This is an optimization exercise on Yosys and OpenROAD, whose aim is small area, not a production implementation.
In this exercise RTL edits were held to simulation tests only and were not proved equivalent to the original.
Not every run is shown, and edits may drop behaviour that the tests do not exercise.

### Cell placement, run 1

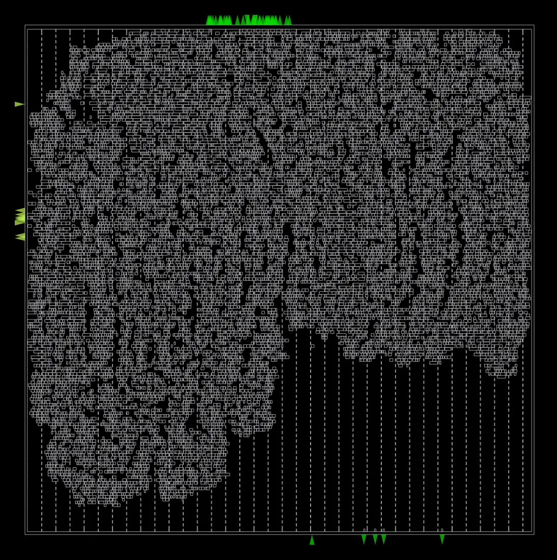
### Routed metal, one color a layer, run 1

The bar under the picture is 100 µm long.
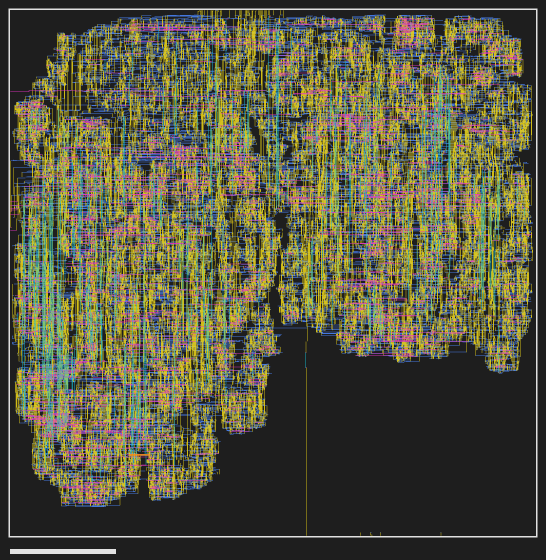
### Sequential cells grouped by signal name, run 1

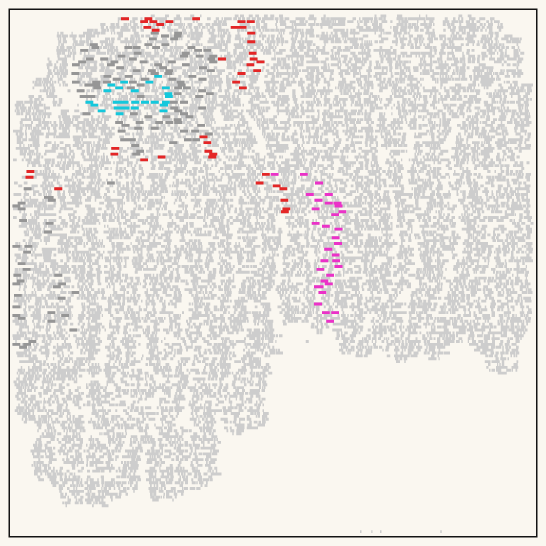
===== flow/config.mk =====
export PLATFORM = sky130hd
export DESIGN_NAME = gameSV
export DESIGN_NICKNAME = gameSV
export VERILOG_FILES = /design/flow/design.v
export SDC_FILE = /design/flow/constraint.sdc
export NUM_CORES = 4
export LEC_CHECK = 0
export CAP_MARGIN = 20
export CORE_MARGIN = 2
export CORE_UTILIZATION = 40
export SLEW_MARGIN = 20

===== flow/constraint.sdc =====
create_clock -name core_clock -period 45.0 [get_ports {clk}]
set_input_delay 9.0000 -clock core_clock [delete_from_list [all_inputs] [get_ports {clk}]]
set_output_delay 9.0000 -clock core_clock [all_outputs]
set_load 0.01 [all_outputs]

===== flow/design.v =====
module update 
  # (parameter N = 20,
     parameter WIDTH = 25)
  ( input   clk,
    input   rst,
		input hit,
   	output reg upd,
   	output step,
		output reg [24:0] base);
	reg [WIDTH-1:0] count;
	reg hitprev;
	assign step = (count == N-1) && !upd;
	always @ (posedge clk) begin
      if (rst) begin
        count <= 0;
        upd <= 1'b0;
        base <= 25'd0;
        hitprev <= 1'b0;
      end else begin
      if (count == N-1) begin
        count <= 0;
		  upd <= ~upd;
      end else begin
        count <= count + 1;
		end
		if (hit != hitprev) begin
			base <= count;
		end
		hitprev <= hit;
      end
  end
endmodule
module gameSV ( input hit,
	input check,
	input clk,
	input rst,
	input test,
	output reg flash,
	output [47:0] display);
	reg [47:0] disp;
	assign display = disp;
	reg [3:0] crh;
	reg [5:0] target;
	reg lastop, frc, neg;
	integer score, test_count;
	integer t0, t1, t2, t3, t4;
	reg [24:0] basepp;
	reg [24:0] basep;
	reg [24:0] base;
	wire [24:0] baset;  
	localparam [7:0] none  = 8'b11110111;
	localparam [7:0] enemy = 8'b11110001;
	localparam [7:0] minus = 8'b10111111;
	function [7:0] codes;
		input integer d;
		case (d)
			0: codes = 8'b11000000;
			1: codes = 8'b11111001;
			2: codes = 8'b10100100;
			3: codes = 8'b10110000;
			4: codes = 8'b10011001;
			5: codes = 8'b10010010;
			6: codes = 8'b10000010;
			7: codes = 8'b11111000;
			8: codes = 8'b10000000;
			default: codes = 8'b10010000;
		endcase
	endfunction
	wire upd, step;
	update m0 (.clk(clk), .rst(rst), .upd(upd), .step(step), .hit(hit), .base(baset));
	always @ (posedge clk) begin
		if (rst) begin
			base <= 25'b100100100100101010010100;
			basep <= 25'b100100100100101010010100;
			basepp <= 25'b100100100100101010010101;
			crh <= 0;
			target <= 0;
			flash <= 0;
			test_count <= 0;
			score <= 0;
			neg <= 0;
			lastop <= 0;
			frc <= 0;
			disp <= {48{1'b1}};
		end else if (step) begin
		flash <= ~flash;
		if (test == 0) begin
			if (check == 1) begin  
				if (lastop == 1) begin  
					if ((target[crh] == 1 && hit == 0) || (target[crh] == 0 && hit == 1)) begin
						if (neg == 1) begin
							score <= score + 1;
						end else begin
							if (score == 0) begin
								neg <= 1;
								score <= 1;
							end else begin
								score <= score - 1;
							end
						end
					end else begin
						if (neg == 1) begin
							if (score == 1) begin
								neg <= 0;
								score <= 0;
							end else begin
								score <= score - 1;
							end
						end else begin
							score <= score + 1;
						end
					end
				end
				base <= baset;
				if (base == basep) begin
					base <= basep + basepp;
				end
				target <= base%32;
				crh <= base%6;
				frc <= ~frc;
				basepp <= basep;
				basep <= base;
				disp[7:0]   <= target[0] ? enemy : none;
				disp[15:8]  <= target[1] ? enemy : none;
				disp[23:16] <= target[2] ? enemy : none;
				disp[31:24] <= target[3] ? enemy : none;
				disp[39:32] <= target[4] ? enemy : none;
				disp[47:40] <= target[5] ? enemy : none;
				disp[8*crh+7] <= 1'b0;
			end else begin  
				if (neg == 1) begin
					disp[47:40] <= minus;
				end else begin
					disp[47:40] <= 8'b11111111;
				end
				t0 = score%10;
				t1 = (score/10)%10;
				t2 = (score/100)%10;
				t3 = (score/1000)%10;
				t4 = (score/10000)%10;
				disp[7:0]   <= codes(t0);
				disp[15:8]  <= codes(t1);
				disp[23:16] <= codes(t2);
				disp[31:24] <= codes(t3);
				disp[39:32] <= codes(t4);
			end
			lastop <= check;
		end else begin
			if (test_count == 99999) begin
			  test_count <= 0;
			end else begin
			  test_count <= test_count + 1;
			end
			t0 = test_count%10;
			t1 = (test_count/10)%10;
			t2 = (test_count/100)%10;
			t3 = (test_count/1000)%10;
			t4 = (test_count/10000)%10;
			disp[7:0]   <= codes(t0);
			disp[15:8]  <= codes(t1);
			disp[23:16] <= codes(t2);
			disp[31:24] <= codes(t3);
			disp[39:32] <= codes(t4);
		end
		end
	end
endmodule

===== flow/run.sh =====
#!/bin/bash
# synth_recipe.tcl (not shown) runs the flow's synth.tcl, then flattens the netlist and writes it again
# the make line also repeats each setting of config.mk as NAME=value (left out here)
make -C /OpenROAD-flow-scripts/flow DESIGN_CONFIG=/design/flow/config.mk WORK_HOME=/design/flow/orfs CLKGATE_MAP_FILE= SYNTH_SCRIPT=/design/flow/synth_recipe.tcl finish

==> flow_metrics.env, run 1 <==
export IMPL_crit_required_ps=45530
export IMPL_synthTopCellsByCount="nand2_1, nor2_1, a21oi_1"
export IMPL_setup_ws_ps=6390
export IMPL_status="complete, no violations"
export IMPL_place_area_um2=99200
export IMPL_met3_usage=0.0246
export IMPL_die_h_um=496
export IMPL_start_util=0.403
export IMPL_gp_congestion=0.988
export IMPL_ys_seq_elements=242
export IMPL_pin_count=54
export IMPL_synth_most_common_cell="nand2_1"
export IMPL_antenna_found_initial=7
export IMPL_finClkSkew_ps=44.3
export IMPL_synth_edff_count=0
export IMPL_cts_max_level=2
export IMPL_via_per_inst=6.67
export IMPL_insertion_delay_ps=620
export IMPL_drive_gt1_frac=0.0967
export IMPL_setup_violations_final=0
export IMPL_syn_area_um2=97000
export IMPL_synth_avg_cell_area_um2=6.68
export IMPL_io_buffer_count=48
export IMPL_rsz0062_at_grt="no"
export IMPL_setup_tns_final_ps=0
export IMPL_hold_class="flip-flop to flip-flop"
export IMPL_die_x_um=496
export IMPL_cts_resized=0
export IMPL_layout_nets=14134
export IMPL_final_cell_mix="nand2_1, nor2_1, a21oi_1"
export IMPL_fmax_mhz=25.9
export IMPL_critPathMaxStageDelay_ps=910
export IMPL_crit_type="flip-flop to flip-flop"
export IMPL_final_area_um2=100000
export IMPL_cp_end_kind="flip-flop"
export IMPL_grt_max_degree=84
## Picture notes: 'Cell placement'
# Taps: 3185
fraction of area in registers: 0.0483
Layout Cells excl Fill: 17221
Core Box Area: 241000 µm²

## Picture notes: 'Routed metal, one color a layer'
- orange: met5 (wire length 17.5 µm)
- yellow: met2 (wire length 161 mm)
- blue: met1 (wire length 152 mm)
- magenta: met3 (wire length 24.7 mm)
- cyan: met4 (wire length 17700 µm)
Routed wire per std cell: 20.6 µm
DRT Wirelength: 355 mm
total track usage: 0.269

## Picture notes: 'Sequential cells grouped by signal name'
- magenta: test_count (placed flops 32; where center)
- red: disp (placed flops 43)
- cyan: m0.count (placed flops 25; where upper left)
- not colored: 142
Sequential Area: 4850 µm²
post-route core utilization: 0.417

run 1: flip-flops by register name, summed over array words and instances (netlist names):
| register | cells |
|---|---|
| m0.upd | 1 |
| base | 25 |
| basepp | 25 |
| m0.count | 25 |
| lastop | 1 |
| flash | 1 |
| crh | 3 |
| score | 32 |
| target | 2 |
| basep | 25 |
| m0.hitprev | 1 |
| neg | 1 |
| m0.base | 25 |
| test_count | 32 |
| disp | 43 |
run 1: metrics by stage:
| step | hold slack (ps) | cells | utilization |
|---|---|---|---|
| floorplan | 431 | 14534 | - |
| global placement | 440 | 17155 | 0.412 |
| detailed placement | 445 | 17156 | 0.412 |
| CTS | 452 | 17218 | 0.417 |
| global route | 483 | 17218 | 0.417 |
| finish | 452 | 17221 | 0.417 |
run 1: final cells by class:
type	instances	area (µm²)
diodes	3	7.51
clock buffers	47	991
clock inverters	15	245
fillers	25539	140000
inverters	294	1110
multi-input cells	13095	86600
flip-flops and latches	242	4850
well taps	3185	3990
repair buffers	340	2670
run 1: worst paths after layout:
| check | start | to | slack (ps) | cells after the start |
|---|---|---|---|---|
| hold reg to reg | m0.base[0] | m0.base[0] | 450 | 2 |
| hold / removal | m0.base[0] | m0.base[0] | 450 | 2 |
| setup reg to reg | test_count[5] | disp[28] | 6390 | 108 |
| setup / recovery | test_count[5] | disp[28] | 6390 | 108 |
run 1: cell families (layout without fill, tap and decap cells):
logic type	after synthesis	count (layout)	synth area share
xor+xnor	1179	1179	0.109
simple gates	5897	5897	0.302
compound gates	5380	5380	0.402
flops	242	242	0.0499
mux	428	428	0.0463
other cells	1	8	0.0000387
fa+ha+maj	206	206	0.0245
buf+inv	1197	696	0.0660
run 1: layer usage:
layer  routed length, µm  up-vias
li1                    -    55197
met1              152000    54091
met2              161000     4849
met3               24700      800
met4               17700        2
met5                  17        -
## Run 2: files that changed since run 1, shown whole
==> flow/design.v <==
module update
  ( input            clk,
    input            rst,
    input            hit,
    output reg       upd,
    output           step,
    output reg [4:0] baset);
  reg [4:0] count;
  reg       hitprev;
  wire      wrap = (count[4] & count[1] & count[0]);  
  assign step = wrap & !upd;
  always @(posedge clk) begin
    if (rst) begin
      count   <= 5'd0;
      upd     <= 1'b0;
      baset   <= 5'd0;
      hitprev <= 1'b0;
    end else begin
      if (wrap) begin
        count <= 5'd0;
        upd   <= ~upd;
      end else begin
        count <= count + 5'd1;
      end
      if (hit != hitprev)
        baset <= count;
      hitprev <= hit;
    end
  end
endmodule
module gameSV ( input hit,
	input check,
	input clk,
	input rst,
	input test,
	output reg flash,
	output [47:0] display);
	localparam [24:0] SEED = 25'b100100100100101010010100;
	reg [24:0] base, basep, basepp;
	reg [1:0]  rb, rp, rpp;
	reg f1, v;
	reg p, t;
	reg neg, lastop;
	reg [19:0] score;  
	reg [19:0] tc;     
	wire       step;
	wire       upd;
	wire [4:0] baset;
	update m0 (.clk(clk), .rst(rst), .hit(hit), .upd(upd), .step(step), .baset(baset));
	wire        eq = (base == basep);
	wire [25:0] sum = {1'b0, basep} + {1'b0, basepp};
	function [1:0] mod3add;
		input [1:0] a, b;
		input c;
		reg [2:0] s;
		begin
			s = a + b + c;
			mod3add = (s >= 3'd6) ? s - 3'd6 : (s >= 3'd3) ? s - 3'd3 : s[1:0];
		end
	endfunction
	function [1:0] mod3small;
		input [4:0] x;
		mod3small = x % 3;
	endfunction
	wire [1:0] sumres = mod3add(rp, rpp, sum[25]);
	wire b0 = basep[0];
	wire tgt = (rp == 2'd0) ? (b0 & basep[3]) :
	           (rp == 2'd1) ? (b0 ? basep[1] : basep[4]) :
	                          (!b0 & basep[2]);
	wire correct = (hit == tgt);
	wire [3:0] s0 = score[3:0], s1 = score[7:4], s2 = score[11:8], s3 = score[15:12], s4 = score[19:16];
	wire zero = (score == 20'd0);
	wire one  = (score == 20'd1);
	wire up   = (correct != neg) | zero;
	function [3:0] bcdud;  
		input [3:0] d;
		input up, c;
		begin
			if (!c) bcdud = d;
			else if (up) bcdud = (d[3] & d[0]) ? 4'd0 : d + 4'd1;
			else bcdud = (d == 4'd0) ? 4'd9 : d - 4'd1;
		end
	endfunction
	wire n0 = (s0[3] & s0[0]), n1 = (s1[3] & s1[0]), n2 = (s2[3] & s2[0]), n3 = (s3[3] & s3[0]);
	wire z0 = (s0 == 0), z1 = (s1 == 0), z2 = (s2 == 0), z3 = (s3 == 0);
	wire c1 = up ? n0 : z0;
	wire c2 = c1 & (up ? n1 : z1);
	wire c3 = c2 & (up ? n2 : z2);
	wire c4 = c3 & (up ? n3 : z3);
	wire [19:0] score_n = {bcdud(s4, up, c4), bcdud(s3, up, c3), bcdud(s2, up, c2),
	                       bcdud(s1, up, c1), bcdud(s0, up, 1'b1)};
	function [3:0] inc9;
		input [3:0] d;
		input c;
		inc9 = !c ? d : (d[3] & d[0]) ? 4'd0 : d + 4'd1;
	endfunction
	wire [3:0] t0 = tc[3:0], t1 = tc[7:4], t2 = tc[11:8], t3 = tc[15:12], t4 = tc[19:16];
	wire e1 = t0[3] & t0[0];
	wire e2 = e1 & t1[3] & t1[0];
	wire e3 = e2 & t2[3] & t2[0];
	wire e4 = e3 & t3[3] & t3[0];
	wire [19:0] tc_n = {inc9(t4, e4), inc9(t3, e3), inc9(t2, e2), inc9(t1, e1), inc9(t0, 1'b1)};
	always @(posedge clk) begin
		if (rst) begin
			base   <= SEED;
			basep  <= SEED;
			basepp <= SEED + 25'd1;
			rb     <= 2'd2;    
			rp     <= 2'd2;
			rpp    <= 2'd0;    
			f1     <= 1'b0;
			v      <= 1'b0;
			p      <= 1'b0;
			t      <= 1'b1;
			flash  <= 1'b0;
			neg    <= 1'b0;
			lastop <= 1'b0;
			score  <= 20'd0;
			tc     <= 20'hFFFFF;
		end else if (step) begin
			flash <= ~flash;
			if (test) begin
				tc <= tc_n;
				t  <= 1'b1;
			end else begin
				t      <= 1'b0;
				p      <= check;
				lastop <= check;
				if (check) begin
					if (lastop) begin
						score <= score_n;
						if (zero) neg <= !correct;
						else if (one & correct) neg <= 1'b0;
					end
					base   <= eq ? sum[24:0] : {20'd0, baset};
					rb     <= eq ? sumres : mod3small(baset);
					basep  <= base;
					rp     <= rb;
					basepp <= basep;
					rpp    <= rp;
					f1     <= 1'b1;
					v      <= f1;
				end
			end
		end
	end
	function [7:0] codes;  
		input [3:0] d;
		case (d)
			4'd0: codes = 8'b11000000;
			4'd1: codes = 8'b11111001;
			4'd2: codes = 8'b10100100;
			4'd3: codes = 8'b10110000;
			4'd4: codes = 8'b10011001;
			4'd5: codes = 8'b10010010;
			4'd6: codes = 8'b10000010;
			4'd7: codes = 8'b11111000;
			4'd8: codes = 8'b10000000;
			4'd9: codes = 8'b10010000;
			default: codes = 8'b11111111;
		endcase
	endfunction
	wire [4:0] tpp = v ? basepp[4:0] : 5'd0;
	wire       q0 = basepp[0];
	wire [5:0] ch;  
	assign ch[0] = !v | (rpp == 2'd0 & !q0);
	assign ch[1] =  v & (rpp == 2'd1 &  q0);
	assign ch[2] =  v & (rpp == 2'd2 & !q0);
	assign ch[3] =  v & (rpp == 2'd0 &  q0);
	assign ch[4] =  v & (rpp == 2'd1 & !q0);
	assign ch[5] =  v & (rpp == 2'd2 &  q0);
	wire showp = p & !t;
	genvar i;
	generate
		for (i = 0; i < 5; i = i + 1) begin : dig
			wire [3:0] nib = t ? tc[4*i+3:4*i] : score[4*i+3:4*i];
			wire [7:0] pat = {!ch[i], 4'b1110, !tpp[i], !tpp[i], 1'b1};
			assign display[8*i+7:8*i] = showp ? pat : codes(nib);
		end
	endgenerate
	assign display[47:40] = p ? {!ch[5], 7'b1110111} : (neg ? 8'b10111111 : 8'b11111111);
endmodule
### Track usage over the die, run 2

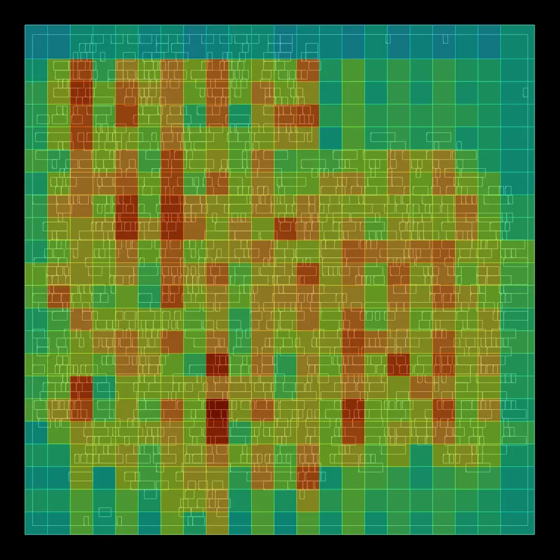
M2 GR Usage: 0.312
GRT busiest layer: met2
met1 Usage GRT: 0.237
total track usage: 0.182
met3 Use GR: 0.0370

### Zoomed window, run 2

Region (101, 101) to (131, 131) µm. Cells in gray, sequential cells in the stronger gray; small squares are vias.
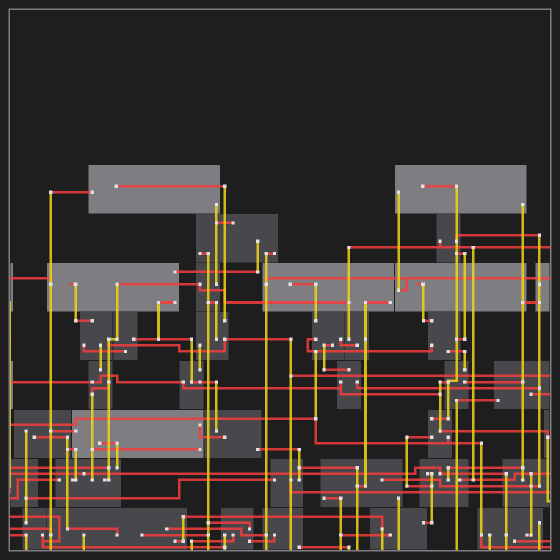
- red: met1
- yellow: met2
- cells with their middle in the window: 34
- most frequent: nand2_1 (8), dfxtp_1 (6), xnor2_1 (4)
- netlist names of flops here include: base (2), basep (2), basepp (2)
- sequential cells in the window: 6

### Routed metal, one color a layer, run 2

The bar under the picture is 50 µm long.
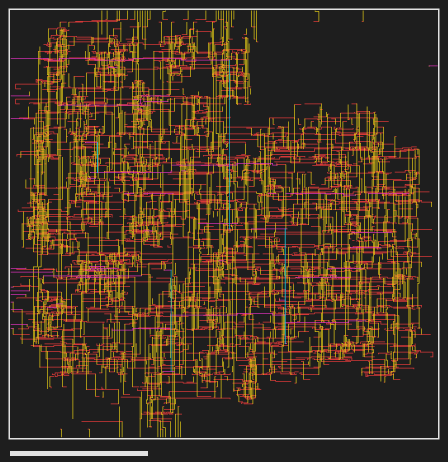
- cyan: met4 (wire length 150 µm)
- yellow: met2 (wire length 10600 µm)
- red: met1 (wire length 10400 µm)
- magenta: met3 (wire length 612 µm)
Routed wire per std cell: 14.8 µm
DR vias: 7965
DRT Wirelength: 21.7 mm

==> run 2 against run 1 <==
Compared with the run above: still clean on timing, DRC and antenna; count of clock-buffer cells in the layout fell by 23; die area down 90%; via count shrank 93%; critical path depth is 102 lower; clock skew shrank 33 ps; area after synthesis fell by 91%; global-route usage fell by 8.7 points; utilization is 3.9 points higher; maximum frequency rose to 3.2 times the previous value; critical endpoint is now display[39]; highest routed layer is now met4.
==> flow_metrics.env, run 2 <==
export IMPL_multi_input_area_um2=5900
export IMPL_num_fill_cells=2221
export IMPL_place_area_um2=9740
export IMPL_gp_congestion=0.823
export IMPL_synth_avg_cell_area_um2=7.89
export IMPL_pin_count=54
export IMPL_cts_resized=0
export IMPL_io_buffer_count=48
export IMPL_status="complete, no violations"
export IMPL_crit_required_ps=36000
export IMPL_place_inst=1440
export IMPL_final_area_um2=10300
export IMPL_final_cell_mix="nand2_1, dfxtp_1, a21oi_1"
export IMPL_crit_type="flip-flop to output pin"
export IMPL_worst_hold_slack_ps=459
export IMPL_die_h_um=155
export IMPL_fmax_mhz=82.1
export IMPL_antennaDiodeCount=0
export IMPL_layout_nets=1256
export IMPL_fp_coreArea_um2=22600
export IMPL_fin_cells=1471
export IMPL_setup_tns_final_ps=0
export IMPL_reg_largest_list="base (25), basep (25), basepp (25)"
export IMPL_grt_max_degree=73
export IMPL_syn_area_um2=9150
export IMPL_die_x_um=155
export IMPL_setup_violations_final=0
export IMPL_cts_max_level=4
export IMPL_insertion_delay_ps=420
export IMPL_rsz0062_at_grt="no"
export IMPL_synth_edff_count=0
export IMPL_antenna_found_initial=0
export IMPL_synthTopCellsByCount="nand2_1, dfxtp_1, a21oi_1"
export IMPL_finClkSkew_ps=11.0
export IMPL_via_per_inst=5.41
export IMPL_critPathMaxStageDelay_ps=680
## run 2: cell types whose count changed after synthesis, sizes merged, moves of 283 or more
cell / before / now
xnor2: 842 / 40
nor3: 543 / 23
buf: 338 / 20
o211ai: 291 / 8
a31oi: 335 / 13
nand2: 1571 / 213
mux2i: 313 / 28
a21oi: 1053 / 100
xor2: 332 / 24
nor2: 1484 / 76
o21ai: 983 / 67
nand3: 589 / 49
clkbuf: 556 / 42
## run 2: worst max-delay path, delay by kind of cell, from the launching register on
family / cells / cell delay [ps]
flip-flops: 1 / 480
AND/OR/NAND/NOR: 4 / 1670
buffers and inverters: 2 / 610
## run 2: through the flow
stage                      util  setup WS (ps)
after global placement    0.431          32840
after floorplan               -          33820
after CTS                 0.456          32780
after global routing      0.456          32690
final                     0.456          32820
after detailed placement  0.431          32790
## run 2: metal layers
| layer | share of wire | GRT usage |
|---|---|---|
| met1 | 0.48 | 0.237 |
| met2 | 0.49 | 0.312 |
| met3 | 0.028 | 0.0370 |
| met4 | 0.0069 | 0.0371 |
| met5 | 0 | 0 |
## run 2: cell families after synthesis
| kind of cell | count (synthesis) | synth area share |
|---|---|---|
| AOI/OAI and AO/OA | 304 | 0.217 |
| xor gates and xnor gates | 65 | 0.0639 |
| adders and majority gates | 77 | 0.108 |
| muxes | 33 | 0.0368 |
| other | 1 | 0.000410 |
| and+or+nand+nor | 432 | 0.217 |
| DFF | 139 | 0.304 |
| buffers and inverters | 109 | 0.0524 |
## run 2: worst paths after layout
path | depth (start not counted) | to | slack, ps | startpoint
max | 6 | display[39] | 32820 | lastop
min reg2reg | 2 | basepp[18] | 460 | basepp[18]
min | 2 | basepp[18] | 460 | basepp[18]
max reg2reg | 20 | rb[1] | 40140 | basepp[0]
## run 2: layout make-up
cell class                 instances  area share
inverter                          46      0.0168
clock inverter                     7     0.00619
tap                              285      0.0346
clock buffer                      24      0.0487
sequential                       139       0.270
multi-input combinational        916       0.573
timing repair buffer              54      0.0508
### Cell placement, run 2

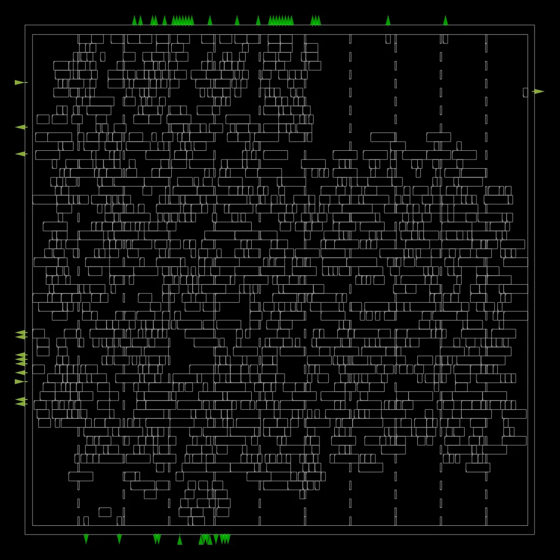

--- run 3 (changed files replaced; the others as in run 2) ---
==> flow/design.v <==
module update
  ( input            clk,
    input            rst,
    input            hit,
    output reg       upd,
    output           step,
    output reg [4:0] count,
    output reg [4:0] baset);
  reg  hitprev;
  wire wrap = count[4] & count[1] & count[0];  
  assign step = wrap & !upd;
  always @(posedge clk) begin
    if (rst) begin
      count   <= 5'd0;
      upd     <= 1'b0;
      baset   <= 5'd0;
      hitprev <= 1'b0;
    end else begin
      if (wrap) begin
        count <= 5'd0;
        upd   <= ~upd;
      end else begin
        count <= count + 5'd1;
      end
      if (hit != hitprev)
        baset <= count;
      hitprev <= hit;
    end
  end
endmodule
module gameSV ( input hit,
	input check,
	input clk,
	input rst,
	input test,
	output reg flash,
	output [47:0] display);
	wire       step, upd;
	wire [4:0] count, baset;
	update m0 (.clk(clk), .rst(rst), .hit(hit), .upd(upd), .step(step), .count(count), .baset(baset));
	reg [24:0] rb, rp, rq;   
	reg [1:0]  pres;         
	reg        eqf;          
	reg        eqn;          
	reg        cy;           
	reg        cl;           
	reg        pact;         
	reg [4:0]  tpat;         
	reg [1:0]  rpat;         
	reg        p, t;         
	reg        neg, lastop;
	reg [19:0] score;        
	reg        sdir, scy;    
	reg [19:0] tc;           
	wire pstep = step & !test & check;
	wire pe    = pstep | pact;
	wire last  = pact & (count[1:0] == 2'd3);
	wire odd   = !pstep & !count[0];   
	function [9:0] seeds;  
		input first;
		input [1:0] c;
		if (first) seeds = {5'd20, 5'd9};
		else case (c)
			2'd0: seeds = {5'd20, 5'd9};
			2'd1: seeds = {5'd18, 5'd5};
			2'd2: seeds = {5'd4,  5'd9};
			default: seeds = {5'd9, 5'd18};
		endcase
	endfunction
	wire [9:0] sd = seeds(pstep, count[1:0]);
	function [1:0] mod3;
		input [4:0] x;
		mod3 = x % 5'd3;
	endfunction
	wire [4:0] b0 = rb[4:0], p0 = rp[4:0], q0 = rq[4:0];
	wire [5:0] sum = p0 + q0 + (!pstep & cy);
	wire [4:0] nb = cl ? sd[4:0] : eqf ? sum[4:0] : pstep ? baset : 5'd0;
	wire [4:0] np = cl ? sd[9:5] : b0;
	wire [4:0] nq = cl ? sd[9:5] : p0;
	wire       eqd = (pstep | eqn) & (nb == np);
	wire [1:0] m  = mod3(np);
	wire [1:0] ms = odd ? ((m == 2'd0) ? 2'd0 : 2'd3 - m) : m;
	wire [1:0] ra = pstep ? 2'd0 : pres;
	wire [2:0] rs = ra + ms;
	wire [1:0] rn = (rs >= 3'd3) ? rs - 3'd3 : rs[1:0];
	always @(posedge clk) begin
		rb <= {pe ? nb : b0, rb[24:5]};
		rp <= {pe ? np : p0, rp[24:5]};
		rq <= {pe ? nq : q0, rq[24:5]};
		if (pe) begin
			cy   <= sum[5];
			eqn  <= eqd;
			pres <= rn;
		end
		if (last) eqf <= eqd;
		if (pstep) begin
			tpat <= cl ? 5'd0 : p0;
			rpat <= cl ? 2'd0 : pres;
		end
		if (rst) begin
			pact <= 1'b0;
			cl   <= 1'b1;
		end else begin
			if (pstep) pact <= 1'b1;
			else if (last) pact <= 1'b0;
			if (last) cl <= 1'b0;
		end
	end
	wire tgt = (pres == 2'd0) ? (p0[0] & p0[3]) :
	           (pres == 2'd1) ? (p0[0] ? p0[1] : p0[4]) :
	                            (!p0[0] & p0[2]);
	wire correct = (hit == tgt);
	wire zero = (score == 20'd0);
	wire one  = (score == 20'd1);
	wire upc  = (correct != neg) | zero;
	function [3:0] bcdinc;
		input [3:0] d;
		bcdinc = {(d[2] & d[1] & d[0]) | (d[3] & !d[0]),
		          d[2] ^ (d[1] & d[0]),
		          (d[1] ^ d[0]) & !d[3],
		          !d[0]};
	endfunction
	function [3:0] bcddec;
		input [3:0] d;
		bcddec = {(d[3] & d[0]) | !(d[3] | d[2] | d[1] | d[0]),
		          (d[2] & (d[1] | d[0])) | (d[3] & !d[0]),
		          d[1] ? d[0] : (!d[0] & (d[3] | d[2])),
		          !d[0]};
	endfunction
	wire [3:0] s0  = score[3:0];
	wire       sup = pstep ? upc : sdir;
	wire       sc  = pstep ? lastop : scy;
	wire [3:0] sn  = !sc ? s0 : sup ? bcdinc(s0) : bcddec(s0);
	wire       sco = sc & (sup ? (s0[3] & s0[0]) : (s0 == 4'd0));
	function [3:0] inc9;
		input [3:0] d;
		input c;
		inc9 = !c ? d : {(d[2] & d[1] & d[0] & !d[3]) | (d[3] & !d[0]),
		                 d[2] ^ (d[1] & d[0]),
		                 (d[1] ^ d[0]) & !d[3],
		                 !d[0]};
	endfunction
	wire [3:0] t0 = tc[3:0], t1 = tc[7:4], t2 = tc[11:8], t3 = tc[15:12], t4 = tc[19:16];
	wire e1 = t0[3] & t0[0];
	wire e2 = e1 & t1[3] & t1[0];
	wire e3 = e2 & t2[3] & t2[0];
	wire e4 = e3 & t3[3] & t3[0];
	wire [19:0] tc_n = {inc9(t4, e4), inc9(t3, e3), inc9(t2, e2), inc9(t1, e1), inc9(t0, 1'b1)};
	always @(posedge clk) begin
		if (pe) begin
			sdir <= sup;
			scy  <= sco;
		end
		if (rst) begin
			p      <= 1'b0;
			t      <= 1'b1;
			flash  <= 1'b0;
			neg    <= 1'b0;
			lastop <= 1'b0;
			score  <= 20'd0;
			tc     <= 20'hFFFFF;
		end else begin
			if (pe) score <= {sn, score[19:4]};
			if (step) begin
				flash <= ~flash;
				if (test) begin
					tc <= tc_n;
					t  <= 1'b1;
				end else begin
					t      <= 1'b0;
					p      <= check;
					lastop <= check;
					if (check & lastop) begin
						if (zero) neg <= !correct;
						else if (one & correct) neg <= 1'b0;
					end
				end
			end
		end
	end
	function [7:0] codes;  
		input [3:0] d;
		case (d)
			4'd0: codes = 8'b11000000;
			4'd1: codes = 8'b11111001;
			4'd2: codes = 8'b10100100;
			4'd3: codes = 8'b10110000;
			4'd4: codes = 8'b10011001;
			4'd5: codes = 8'b10010010;
			4'd6: codes = 8'b10000010;
			4'd7: codes = 8'b11111000;
			4'd8: codes = 8'b10000000;
			4'd9: codes = 8'b10010000;
			default: codes = 8'b11111111;
		endcase
	endfunction
	wire       q = tpat[0];
	wire [5:0] ch;  
	assign ch[0] = (rpat == 2'd0) & !q;
	assign ch[1] = (rpat == 2'd1) &  q;
	assign ch[2] = (rpat == 2'd2) & !q;
	assign ch[3] = (rpat == 2'd0) &  q;
	assign ch[4] = (rpat == 2'd1) & !q;
	assign ch[5] = (rpat == 2'd2) &  q;
	wire showp = p & !t;
	genvar i;
	generate
		for (i = 0; i < 5; i = i + 1) begin : dig
			wire [3:0] nib = t ? tc[4*i+3:4*i] : score[4*i+3:4*i];
			wire [7:0] pat = {!ch[i], 4'b1110, !tpat[i], !tpat[i], 1'b1};
			assign display[8*i+7:8*i] = showp ? pat : codes(nib);
		end
	endgenerate
	assign display[47:40] = p ? {!ch[5], 7'b1110111} : (neg ? 8'b10111111 : 8'b11111111);
endmodule
### Cell placement, run 3

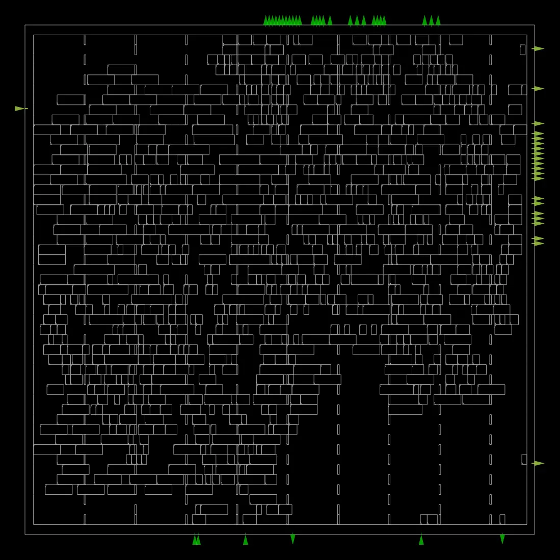
post-route core utilization: 0.476
Layout fillers: 1756

### Track usage over the die, run 3

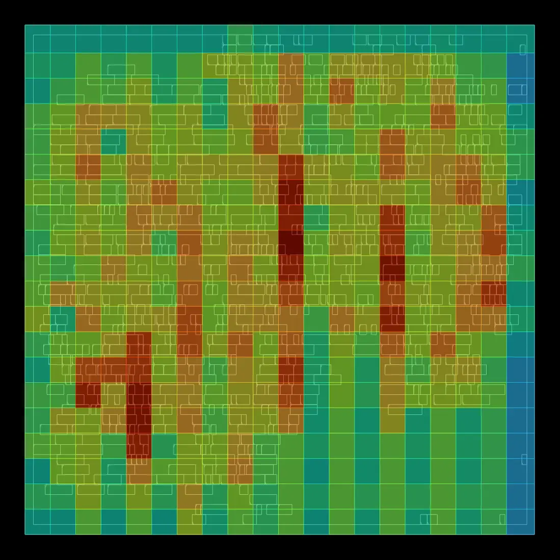
met1 Usage GRT: 0.223
M2 GR Usage: 0.307

### Selected gate families, run 3

The bar under the picture is 50 µm long.
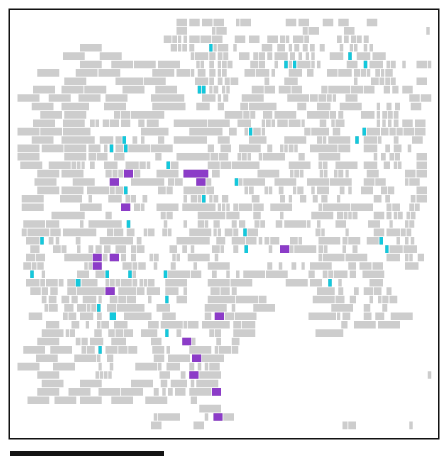
- purple: XOR/XNOR gates (cells 16)
- cyan: inverters (cells 34)

==> run 3 against run 2 <==
Compared with the run above: still clean on timing, DRC and antenna; global-route usage shrank 0.48 points; die area is 20% lower; non-clock buffer count stayed put.
==> flow_metrics.env, run 3 <==
export IMPL_status="complete, no violations"
export IMPL_fmax_mhz=67.6
export IMPL_synth_edff_count=14
export IMPL_cts_max_level=4
export IMPL_grt_usage=0.177
export IMPL_insertion_delay_ps=430
export IMPL_crit_type="input port to flip-flop"
export IMPL_setup_violations_final=0
export IMPL_synth_compound_area_frac=0.179
export IMPL_antennaDiodeCount=0
export IMPL_yosys_area_share_adder=0.0910
export IMPL_synthTopCellsByCount="dfxtp_1, nand2_1, nor2_1"
export IMPL_rsz0062_at_grt="no"
export IMPL_ys_seq_elements=147
export IMPL_pin_count=54
export IMPL_io_buffer_count=48
export IMPL_antenna_found_initial=0
export IMPL_worst_path_buf_inv=2
export IMPL_cp_end_kind="flip-flop"
export IMPL_crit_required_ps=45180
export IMPL_gp_congestion=0.861
export IMPL_critPathMaxStageDelay_ps=520
export IMPL_layout_nets=905
export IMPL_final_area_um2=8530
export IMPL_setup_tns_final_ps=0
export IMPL_setup_ws_ps=30210
==> run 3: cell types whose count changed after synthesis, sizes merged, moves of 13 or more <==
cell    change
edfxtp     +14
o21ai      -21
inv        -13
clkbuf     -13
a21oi      -27
nand2     -111
xnor2      -30
nand3      -34
ha         -26
a22oi      -16
xor2       -19
==> run 3: cell type report <==
type	count	area [µm²]	area share
tap	229	287	0.0336
sequential	147	3080	0.362
inverter	34	131	0.0154
clock buffer	17	425	0.0499
multi-input combinational	595	3880	0.455
clock inverter	15	201	0.0236
timing repair buffer	54	520	0.0610
==> run 3: logic make-up (layout without fill, tap and decap cells) <==
group,Yosys count,count (layout)
xor gates and xnor gates,16,16
muxes,39,39
other,1,5
adders and majority gates,51,51
buffers and inverters,74,120
DFF,147,147
AOI/OAI and AO/OA,206,206
and+or+nand+nor,278,278
==> run 3: metal layers <==
layer / vias up / global-route usage / wire, µm
met5: - / 0 / 0
met4: 0 / 0.0558 / 269
met3: 23 / 0.0335 / 542
met2: 106 / 0.307 / 8310
met1: 2698 / 0.223 / 7750
li1: 2918 / - / -
==> run 3: through the flow <==
step | instances | hold WS [ps]
final | 1091 | 326
after global placement | 1059 | 310
after global routing | 1091 | 327
after floorplan | 816 | 310
after detailed placement | 1059 | 312
after CTS | 1091 | 325
==> run 3: final timing paths <==
check / from / end / slack [ps] / cells past startpoint
hold reg to reg: rq[10] / rq[5] / 330 / 0
setup reg to reg: m0.count[0] / pres[1] / 38260 / 25
setup / recovery: test / pres[1] / 30210 / 24
hold / removal: rq[10] / rq[5] / 330 / 0

## port drivers added, routing unchanged
How much do the figures lean on ideal ports? The routed layouts below were timed once more, with nothing changed but the port constraints. Step 1 assumes that a clkbuf_16 drives the clock port and a buf_2 every other input. Step 2 moves the port delays by t, midway between the first and last clock arrival at a register: inputs arrive t later, outputs are due t later. That takes back most of the time a late clock gives input paths. a / b / c = ideal / step 1 / step 2; a / b = the first two.
run | shift t [ns] | slack for setup (ns) | latest minus earliest clock arrival (ns) | worst register clock-pin slew, ns | worst slew at a driven data input, ns
run 1 | 0.658 | 6.387 / 6.387 / 6.387 | 0.046 / 0.046 | 0.06 / 0.06 | 0.11
run 2 | 0.466 | 32.818 / 32.769 / 32.798 | 0.012 / 0.011 | 0.06 / 0.06 | 0.04
run 3 | 0.466 | 30.209 / 30.216 / 29.751 | 0.013 / 0.013 | 0.07 / 0.07 | 0.04
After both steps every run listed still meets setup and hold. The setup slack of run 3, which loses most, moves by +0.007 ns with the drivers and by -0.458 ns with both steps.
